This design comes from an exercise in tuning for small area, a short achievable clock period and few clock cycles per item on the open sky130 flow, not from production work.
In this exercise RTL edits were held to simulation tests only and were not proved equivalent to the original.
Power and IR drop assume default switching activity.

==> flow/design.v <==
module fifo_32x64 (
    input             s_axis_aresetn,
    input             s_axis_aclk,
    input             s_axis_tvalid,
    output            s_axis_tready,
    input      [63:0] s_axis_tdata,
    output            m_axis_tvalid,
    input             m_axis_tready,
    output     [63:0] m_axis_tdata,
    output     [31:0] axis_rd_data_count
);
reg [63:0] mem [0:31];
reg [4:0]  wr_ptr, rd_ptr;
reg [5:0]  count;
wire push = s_axis_tvalid & s_axis_tready;
wire pop  = m_axis_tvalid & m_axis_tready;
assign s_axis_tready = (count != 6'd32);
assign m_axis_tvalid = (count != 6'd0);
assign m_axis_tdata  = mem[rd_ptr];
assign axis_rd_data_count = {26'd0, count};
always @(posedge s_axis_aclk)
    if (push)
        mem[wr_ptr] <= s_axis_tdata;
always @(posedge s_axis_aclk)
    if (!s_axis_aresetn) begin
        wr_ptr <= 5'd0;
        rd_ptr <= 5'd0;
        count  <= 6'd0;
    end else begin
        if (push)
            wr_ptr <= wr_ptr + 5'd1;
        if (pop)
            rd_ptr <= rd_ptr + 5'd1;
        count <= count + {5'd0, push} - {5'd0, pop};
    end
endmodule
module Fifo_Control
#(
    parameter PHY_to_UI_Rate = 1,  
    parameter Max_Burst_Len = 64,
    parameter RW_Delay_Value = 4,
    parameter Base_Address = 0,
    parameter Memory_Size = 100,
    parameter MIG_Data_Port_Size = 128,
    parameter MIG_Addr_Port_Size = 28,
    parameter IO_Fifo_Depth = 32
)
(
    input logic aclk,
    input logic aresetn,
    input logic init_calib,
    input  logic [(MIG_Data_Port_Size*PHY_to_UI_Rate-1):0] in_tdata,
    input  logic in_tvalid,
    output logic in_tready,
    input  logic [31:0] in_wr_count,
    output logic [(MIG_Data_Port_Size*PHY_to_UI_Rate-1):0] out_tdata,
    output logic out_tvalid,
    input  logic out_tready,
    input  logic [31:0] out_rd_count,
    output logic [MIG_Addr_Port_Size-1:0] app_addr,
    output logic [2:0] app_cmd,
    output logic app_en,
    input  logic app_rdy,
    output logic [MIG_Data_Port_Size-1:0] app_wdf_data,
    output logic app_wdf_wren,
    output logic app_wdf_end,
    input  logic app_wdf_rdy,
    input  logic [MIG_Data_Port_Size-1:0] app_rd_data,
    input  logic app_rd_data_valid,
    input  logic app_rd_data_end
);
localparam Max_Address = Base_Address + (Memory_Size - 1) * 8;
function automatic logic [31:0] min_func (input logic [31:0] mem_space, input logic [31:0] fifo_space);
    logic [31:0] min_val;
    if (mem_space > fifo_space)
        min_val = fifo_space;
    else
        min_val = mem_space;
    if (min_val > Max_Burst_Len)
        min_val = Max_Burst_Len;
    min_func = min_val;
endfunction 
localparam [2:0] INIT = 3'd0, CHECK_WR = 3'd1, CHECK_RD = 3'd2, WRITE = 3'd3, READ = 3'd4, DELAY_WR = 3'd5, DELAY_RD = 3'd6;
logic [2:0] State;
logic [31:0] out_Rd_space;
logic [MIG_Data_Port_Size-1:0] Data_H;
logic WR_X2_Flag;
logic [31:0] Mem_Wr_Addr, Mem_Rd_Addr;          
logic [31:0] Wr_Addr_Counter, Rd_Addr_Counter;  
logic [31:0] Wr_Counter, Rd_Counter;            
logic [31:0] Mem_Wr_Counter, Mem_Rd_Counter;    
logic [7:0]  Delay_Counter;
logic [31:0] wr_count_load, rd_count_load;
assign in_tready = (State == WRITE) & app_wdf_rdy & app_wdf_end;
assign out_Rd_space = IO_Fifo_Depth - out_rd_count;  
generate
    if (PHY_to_UI_Rate == 1) begin
        assign out_tdata = app_rd_data;
        assign out_tvalid = (State == READ) & app_rd_data_valid; 
    end
    else begin
        always_ff @(posedge aclk)
            if ((State == READ) && app_rd_data_valid)
                Data_H <= app_rd_data;
        assign out_tdata = {Data_H, app_rd_data};
        assign out_tvalid = (State == READ) & app_rd_data_valid & app_rd_data_end;    
    end    
endgenerate
assign app_addr = (State == WRITE) ? Mem_Wr_Addr : Mem_Rd_Addr;
assign app_cmd = (State == WRITE) ? 0 : 1;
assign app_en = ((State == WRITE) & (Wr_Counter < Wr_Addr_Counter)) | ((State == READ) & (Rd_Addr_Counter > 0));
generate
    if (PHY_to_UI_Rate == 1) begin
        assign app_wdf_data = in_tdata;
        assign app_wdf_wren = (State == WRITE) & (Wr_Counter > 0);
        assign app_wdf_end = (State == WRITE) & (Wr_Counter > 0); 
    end
    else begin
        always_ff @(posedge aclk)
            if (!aresetn)
                WR_X2_Flag <= 0;
            else if (app_wdf_rdy && app_wdf_wren && (State == WRITE))
                WR_X2_Flag <= ~WR_X2_Flag;
        assign app_wdf_data = (WR_X2_Flag) ? in_tdata[MIG_Data_Port_Size-1:0] : in_tdata[2*MIG_Data_Port_Size-1:MIG_Data_Port_Size];
        assign app_wdf_wren = (State == WRITE) & (Wr_Counter > 0);
        assign app_wdf_end = (State == WRITE) & WR_X2_Flag & (Wr_Counter > 0);                   
    end     
endgenerate
always_ff @(posedge aclk) begin : fsm_block
    if(!aresetn)
        State <= INIT;
    else 
        unique case (State) 
        INIT :       
            State <= (init_calib) ? CHECK_WR : INIT;
        CHECK_WR :   
            State <= (Mem_Wr_Counter && in_wr_count) ? WRITE : CHECK_RD;
        CHECK_RD :   
            State <= (Mem_Rd_Counter && out_Rd_space) ? READ : CHECK_WR;
        WRITE:       
            State <= ((Wr_Addr_Counter == 1) && (Wr_Counter == 0) && app_rdy) ? DELAY_WR : WRITE;
        READ:        
            State <= ((Rd_Counter == 1) && app_rd_data_valid && app_rd_data_end) ? DELAY_RD : READ;
        DELAY_WR :   
            State <= (Delay_Counter == 0) ? CHECK_RD : DELAY_WR;
        DELAY_RD :   
            State <= (Delay_Counter == 0) ? CHECK_WR : DELAY_RD;
        endcase                           
end
assign wr_count_load = min_func(Mem_Wr_Counter, in_wr_count);
always_ff @(posedge aclk)
    if (State == CHECK_WR)
        Wr_Counter <= wr_count_load;
    else if (app_wdf_end && app_wdf_rdy)
        Wr_Counter <= Wr_Counter - 1;
always_ff @(posedge aclk)
    if (State == CHECK_WR)
        Wr_Addr_Counter <= wr_count_load;
    else if ((State == WRITE) && app_rdy && app_en)
        Wr_Addr_Counter <= Wr_Addr_Counter - 1;
assign rd_count_load = min_func(Mem_Rd_Counter, out_Rd_space);
always_ff @(posedge aclk)
    if (State == CHECK_RD)
        Rd_Counter <= rd_count_load;
    else if (app_rd_data_valid && app_rd_data_end)
        Rd_Counter <= Rd_Counter - 1;
always_ff @(posedge aclk)
    if (State == CHECK_RD)
        Rd_Addr_Counter <= rd_count_load;
    else if ((State == READ) && app_rdy && app_en)
        Rd_Addr_Counter <= Rd_Addr_Counter - 1;
always_ff @(posedge aclk)
    if(!aresetn)
        Mem_Wr_Addr <= Base_Address;
    else if ((State == WRITE) && app_en && app_rdy) begin
        Mem_Wr_Addr <= Mem_Wr_Addr + 8;
        if (Mem_Wr_Addr == Max_Address)
            Mem_Wr_Addr <= Base_Address;
    end
always_ff @(posedge aclk)
    if(!aresetn)
        Mem_Rd_Addr <= Base_Address;
    else if ((State == READ) && app_rdy && app_en) begin
        Mem_Rd_Addr <= Mem_Rd_Addr + 8;
        if (Mem_Rd_Addr == Max_Address)
            Mem_Rd_Addr <= Base_Address;
    end
always_ff @(posedge aclk)
    if(!aresetn)
        Mem_Wr_Counter <= Memory_Size;
    else if (app_wdf_end && app_wdf_rdy)
        Mem_Wr_Counter <= Mem_Wr_Counter - 1;
    else if (app_rd_data_end && app_rd_data_valid)
        Mem_Wr_Counter <= Mem_Wr_Counter + 1;
always_ff @(posedge aclk)
    if(!aresetn)
        Mem_Rd_Counter <= 0;
    else if (app_wdf_end && app_wdf_rdy)
        Mem_Rd_Counter <= Mem_Rd_Counter + 1;
    else if (app_rd_data_end && app_rd_data_valid)
        Mem_Rd_Counter <= Mem_Rd_Counter - 1;
always_ff @(posedge aclk)
    if ((State == READ) || (State == WRITE))
        Delay_Counter <= RW_Delay_Value;
    else if ((State == DELAY_RD) || (State == DELAY_WR))
        Delay_Counter <= Delay_Counter - 1;
endmodule
module Fifo_MIG_Based
#(
    parameter PHY_to_UI_Rate = 1,  
    parameter Max_Burst_Len = 16,
    parameter RW_Delay_Value = 4,
    parameter Base_Address = 0,
    parameter Memory_Size = 100,
    parameter MIG_Data_Port_Size = 64,
    parameter MIG_Addr_Port_Size = 28,
    parameter IO_Fifo_Depth = 32
)
(
    input aclk,
    input aresetn,
    input init_calib,
    input  [(MIG_Data_Port_Size*PHY_to_UI_Rate-1):0] in_tdata,
    input  in_tvalid,
    output in_tready,
    output [(MIG_Data_Port_Size*PHY_to_UI_Rate-1):0] out_tdata,
    output out_tvalid,
    input  out_tready,
    output [MIG_Addr_Port_Size-1:0] app_addr,
    output [2:0] app_cmd,
    output app_en,
    input  app_rdy,
    output [MIG_Data_Port_Size-1:0] app_wdf_data,
    output app_wdf_wren,
    output [MIG_Data_Port_Size/8-1:0] app_wdf_mask,
    output app_wdf_end,
    input  app_wdf_rdy,
    input  [MIG_Data_Port_Size-1:0] app_rd_data,
    input  app_rd_data_valid,
    input  app_rd_data_end
);
wire [(MIG_Data_Port_Size*PHY_to_UI_Rate-1):0] ififo_tdata;
wire ififo_tvalid;
wire ififo_tready;
wire [(MIG_Data_Port_Size*PHY_to_UI_Rate-1):0] ofifo_tdata;
wire ofifo_tvalid;
wire ofifo_tready;    
wire [31:0] in_wr_count;
wire [31:0] out_rd_count;
Fifo_Control 
#(
 	.PHY_to_UI_Rate(PHY_to_UI_Rate),
    .Max_Burst_Len(Max_Burst_Len),
    .RW_Delay_Value(RW_Delay_Value),
    .Base_Address(Base_Address),
    .Memory_Size(Memory_Size),
    .MIG_Data_Port_Size(MIG_Data_Port_Size),
    .MIG_Addr_Port_Size(MIG_Addr_Port_Size),
    .IO_Fifo_Depth(IO_Fifo_Depth)
)
Fifo_Control_Inst
(
	.aclk(aclk),
    .aresetn(aresetn),
    .init_calib(init_calib),
    .in_tdata(ififo_tdata),
    .in_tvalid(ififo_tvalid),
    .in_tready(ififo_tready),
    .in_wr_count(in_wr_count),
    .out_tdata(ofifo_tdata),
    .out_tvalid(ofifo_tvalid),
    .out_tready(ofifo_tready),
    .out_rd_count(out_rd_count),
    .app_addr(app_addr),
    .app_cmd(app_cmd),
    .app_en(app_en),
    .app_rdy(app_rdy),
    .app_wdf_data(app_wdf_data),
    .app_wdf_wren(app_wdf_wren),
    .app_wdf_end(app_wdf_end),
    .app_wdf_rdy(app_wdf_rdy),
    .app_rd_data(app_rd_data),
    .app_rd_data_valid(app_rd_data_valid),
    .app_rd_data_end(app_rd_data_end)
);
assign app_wdf_mask = 'b0;
generate
if (IO_Fifo_Depth == 32 && (MIG_Data_Port_Size*PHY_to_UI_Rate) == 64) begin
fifo_32x64 ififo (
  .s_axis_aresetn(aresetn),  
  .s_axis_aclk(aclk),        
  .s_axis_tvalid(in_tvalid),   
  .s_axis_tready(in_tready),   
  .s_axis_tdata(in_tdata),      
  .m_axis_tvalid(ififo_tvalid),   
  .m_axis_tready(ififo_tready),   
  .m_axis_tdata(ififo_tdata),
  .axis_rd_data_count(in_wr_count)      
);
fifo_32x64 ofifo (
  .s_axis_aresetn(aresetn),  
  .s_axis_aclk(aclk),        
  .s_axis_tvalid(ofifo_tvalid),   
  .s_axis_tready(ofifo_tready),   
  .s_axis_tdata(ofifo_tdata),      
  .m_axis_tvalid(out_tvalid),   
  .m_axis_tready(out_tready),   
  .m_axis_tdata(out_tdata),
  .axis_rd_data_count(out_rd_count)      
);
end
endgenerate
endmodule
==> flow/run.sh <==
#!/bin/bash
# synth_recipe.tcl (not shown) runs the flow's synth.tcl, then flattens the netlist and writes it again
# the make line also repeats each setting of config.mk as NAME=value (left out here)
make -C /OpenROAD-flow-scripts/flow DESIGN_CONFIG=/design/flow/config.mk WORK_HOME=/design/flow/orfs CLKGATE_MAP_FILE= SYNTH_SCRIPT=/design/flow/synth_recipe.tcl finish
==> flow/config.mk <==
export PLATFORM = sky130hd
export DESIGN_NAME = Fifo_MIG_Based
export DESIGN_NICKNAME = Fifo_MIG_Based
export VERILOG_FILES = /design/flow/design.v
export SDC_FILE = /design/flow/constraint.sdc
export NUM_CORES = 4
export LEC_CHECK = 0
export CAP_MARGIN = 20
export CORE_MARGIN = 2
export CORE_UTILIZATION = 40
export SLEW_MARGIN = 20
==> flow/constraint.sdc <==
create_clock -name core_clock -period 5.5 [get_ports {aclk}]
set_input_delay 1.1000 -clock core_clock [delete_from_list [all_inputs] [get_ports {aclk}]]
set_output_delay 1.1000 -clock core_clock [all_outputs]
set_load 0.01 [all_outputs]
### Where the registers sit

Scale bar: 200 um. Other sequential cells in the stronger gray, the rest of the logic in the fainter gray.
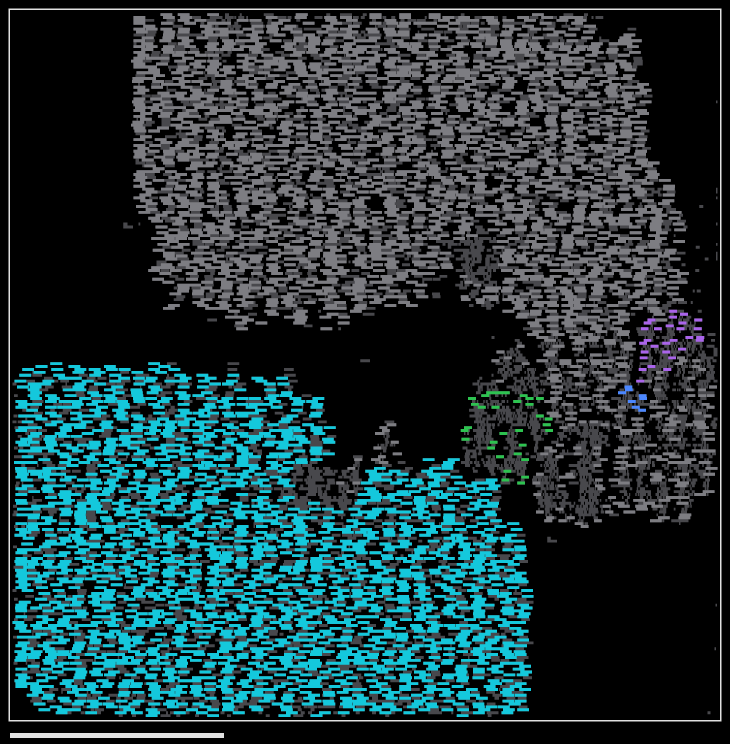
- genblk1.ififo.mem: cyan (sequential cells 2048)
- Fifo_Control_Inst.Mem_Rd_Counter: green (sequential cells 32)
- Fifo_Control_Inst.Mem_Rd_Addr: purple (sequential cells 29; where east)
- Fifo_Control_Inst.Delay_Counter: blue (sequential cells 8; where east)
- not colored: 2282
fraction of area in registers: 0.6474
Seq. cell area: 130400 um2
P_seq: 37.8 mW
Post-Route Utilization: 0.4641

### Routed metal per tile

Scale bar: 200 um. The die is cut into 33 by 33 equal tiles; dark blue is low, red is high, scaled to the fullest tile. Values are wire area over tile area, all layers added.
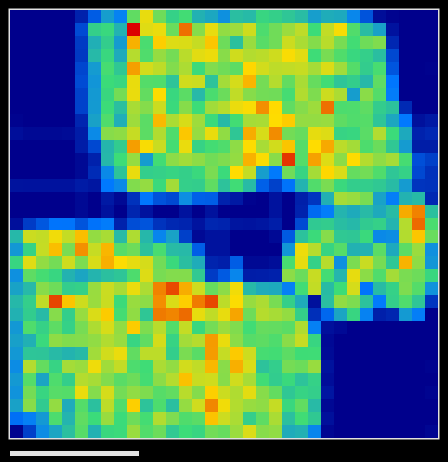
- tiles over half the peak: 46%
- fullest tile: 0.39
- mean over tiles: 0.16
- nearly empty tiles: 19%
- emptiest ninth of the die: south-east
DR WL/cell: 29.41 um
final wirelength: 437500 um
All-Layer GR Usage: 0.1954
vias post-DR: 85700

==> summary.txt <==
Cells and area
  • Layout fillers: 35440
  • Synth-to-Final Area Change: 15.62%
  • Regs by FF count: genblk1.ififo.mem x2048, genblk1.ofifo.mem x2048
  • Design area: 201400 um2
  • Clock-cell share of area: 0.07234
  • #MultiIn Comb: 3251
  • Area-dominant class: sequential cells
  • Final #Nets: between 9000 and 10000
  • Bufs w/o clock: about 550
  • # diodes: 7
  • # clk buffers: about 550
  • Signal buf overhead: 0.03169
  • FF+latch count: 4399
  • Multi-input gate area: 42490 um2
  • Share of layout cells above drive strength 1: 0.2676
  • Commonest non-fill, non-tap cell in the layout: edfxtp_1
  • Non-filler instance count after layout: about 15000
  • Non-clock inverters: 99
  • Most frequent cells in the layout: 4224 x edfxtp_1, 1280 x mux4_2, 451 x clkbuf_16
  • Multi-input combinational area share: 0.2110

Synthesis
  • Largest family of logic cells by synthesized area: multiplexers
  • Post-synthesis sequential area ratio: 0.7483
  • Cell taking the most area after synthesis: edfxtp_1
  • Count leader, synth: edfxtp_1
  • Post-Syn Instances: 8117
  • Mux share of post-synthesis cell area: 0.1747
  • Synth warn: 2
  • Syn avg cell area: 21.46 um2
  • Async SR Flop Fraction: 0
  • Synth Area in Adders: 0.01282
  • Top cells by count, synth: 4224 x edfxtp_1, 1280 x mux4_2, 358 x nor2_1
  • Post-synth top area share: 0.7282
  • #FFs+latches synth: between 4000 and 5000
  • Netlist cell types: 79
  • Main synth FF type: edfxtp_1
  • Post-Syn Area: ~170000 um2
  • Complex-gate fraction of the synthesized area: 0.01532
  • Xor/xnor cell area share of the yosys netlist: 0.01061
  • Synth Area in Simple Gates: 0.02716
  • Synth top area cells: edfxtp_1 73%, mux4_2 17%, dfxtp_1 2.0%
  • Post-synth EDFFs: 4224

Worst setup path
  • Kind of critical path: register to output port
  • CP max stage delay: 0.60 ns
  • CP top delay family: multiplexers
  • CP Launch Type: register
  • CP Cell Sequence: buf_12 > buf_12 > mux4_2 > mux4_2 > mux2_2 > clkdlybuf4s50_1
  • Worst path required time: about 4.4 ns
  • Element type at the critical path end: output port
  • CP max stage cell: dfxtp_4
  • WP data arrival: 4.24 ns
  • Crit-path max FO: 40
  • CP Buf/Inv Count: 3

STA
  • RSZ-0062 raised after global routing: no
  • Fmax: between 0.15 and 0.2 GHz
  • Worst hold slack: roughly 0.48 ns
  • Post-Route Skew: 0.1348 ns
  • Period utilisation layout: 0.9705
  • Pins over their slew limit: 0
  • Fin Setup TNS: 0 ns
  • Endpoints failing setup: 0
  • Final min period: 5.338 ns
  • Post-route setup slack: approximately 0.16 ns
  • Hold Violations, Final: 0
  • Slew HR: 0.2204
  • Tightest Pin Transition: 1.167 ns

Power
  • Worst vdd ir: 0.0003220 V
  • LEAKAGE: 61.55 nW
  • Post-layout power: 78.30 mW
  • Pwr per Cell Area: 388.8 nW/um2

Global routing
  • Largest net degree at the start of global routing: 91
  • Initial antenna violation count: 50
  • Total global routing overflow: 0
  • Wire length of the first global-routing pass: 630200 um
  • Vias in the first global route: 87730

Placed design
  • Gpl congestion: 0.7801
  • DP HPWL: around 230000 um
  • DP Worst Slack: 0.5747 ns
  • Port Buf Inserts: 295
  • Cell Area, Placed: 186900 um2
  • Placed Cells: 14030

Floorplan
  • Die Height: about 660 um
  • Die Wd: 663.9 um
  • Starting density of the core: 0.4014
  • Ports: between 300 and 400
  • Die Area: 440700 um2
  • Taps Inserted: 5734
  • Core footprint: 433900 um2
  • # rows: 242

Clock tree
  • Latest clock arrival within the worst-skew pair: 0.99 ns
  • CTS sink count: 4399
  • Htree depth: 5
  • Hold_buf cts: 0
  • Max Root-Sink Buffers: 4
  • Post-CTS setup buffer count: 0
  • TritonCTS clock tree: done
  • CTS resizes: 0
  • Reg clk slew, reported paths: 0.06 ns
  • Total CTS buffers: 449
  • Clk root buf: clkbuf_16

Detailed routing
  • DRT antenna net count: 0
  • Vias per std cell: around 5.8
  • 1st-iter DRT viols: 9431
  • DR pass1 iterations: 5
  • DRC: 0

Run status
  • Status: timing/DRC/antenna clean

Run
  • Max-Cap Viols: 0

Min path
  • Hold crit path type: register to register
Testbench counts, summed over its fixed seeds: cycles 12,629, items 3,200.
### Congestion heat map

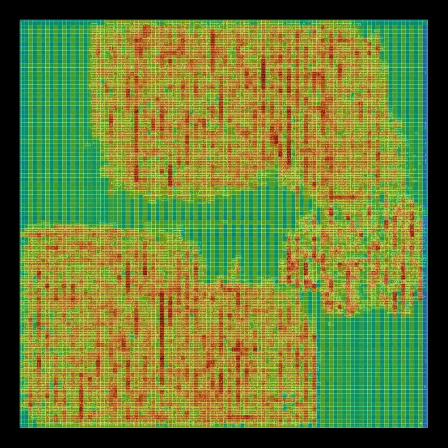
M2 GR Usage: 0.3224
Most Crowded Layer GR: met2
met3 Resource Use GR: 0.02558
met1 usage: 0.2780

## worst paths after layout
check / startpoint / to / slack, ns / depth (start not counted)
min reg2reg: Fifo_Control_Inst.Mem_Wr_Counter[20]$_SDFFE_PN0P_ / Fifo_Control_Inst.Mem_Wr_Counter[20]$_SDFFE_PN0P_ / 0.48 / 2
min: Fifo_Control_Inst.Mem_Wr_Counter[20]$_SDFFE_PN0P_ / Fifo_Control_Inst.Mem_Wr_Counter[20]$_SDFFE_PN0P_ / 0.48 / 2
max: register / out_tdata[8] / 0.16 / 6
max reg2reg: Fifo_Control_Inst.Wr_Counter[10]$_DFFE_PP_ / Fifo_Control_Inst.Mem_Rd_Counter[30]$_SDFFE_PN0P_ / 0.57 / 18
## per-layer routing
layer | global-route usage | wire length (um) | up-vias
li1 | - | - | 35260
met1 | 0.2780 | 184900 | 46640
met2 | 0.3224 | 214200 | 3213
met3 | 0.02558 | 28440 | 573
met4 | 0.04533 | 9782 | 20
met5 | 0 | 128 | -
## report_power, final
group          total (mW)  switching, mW  internal, mW
Combinational        10.5           5.33          5.14
Sequential           37.8          0.443          37.4
Clock                30.0           13.0          17.0

[afterwards: timing with drivers on the ports]
The results above use ideal ports. As a check the final layout listed here was re-extracted and re-timed, cells and wires unchanged. Step 1: set_driving_cell puts a clkbuf_16 on aclk and a buf_2 on each other input, an assumption about the parent block. Step 2, shift: input delay + t, output delay - t, t = (earliest + latest rising clock arrival at the registers) / 2. This alone moves slack from input paths to output paths. Slacks: ideal ports / drivers / drivers and shift; pairs: ideal ports / drivers.
shift t [ns]: 1.049
setup WS [ns]: 0.162 / 0.051 / 0.573
worst slew at a driven data input, ns: 0.21
After both steps setup and hold are still met in this run. The setup slack of this run moves by -0.111 ns with the drivers and by +0.411 ns with both steps.
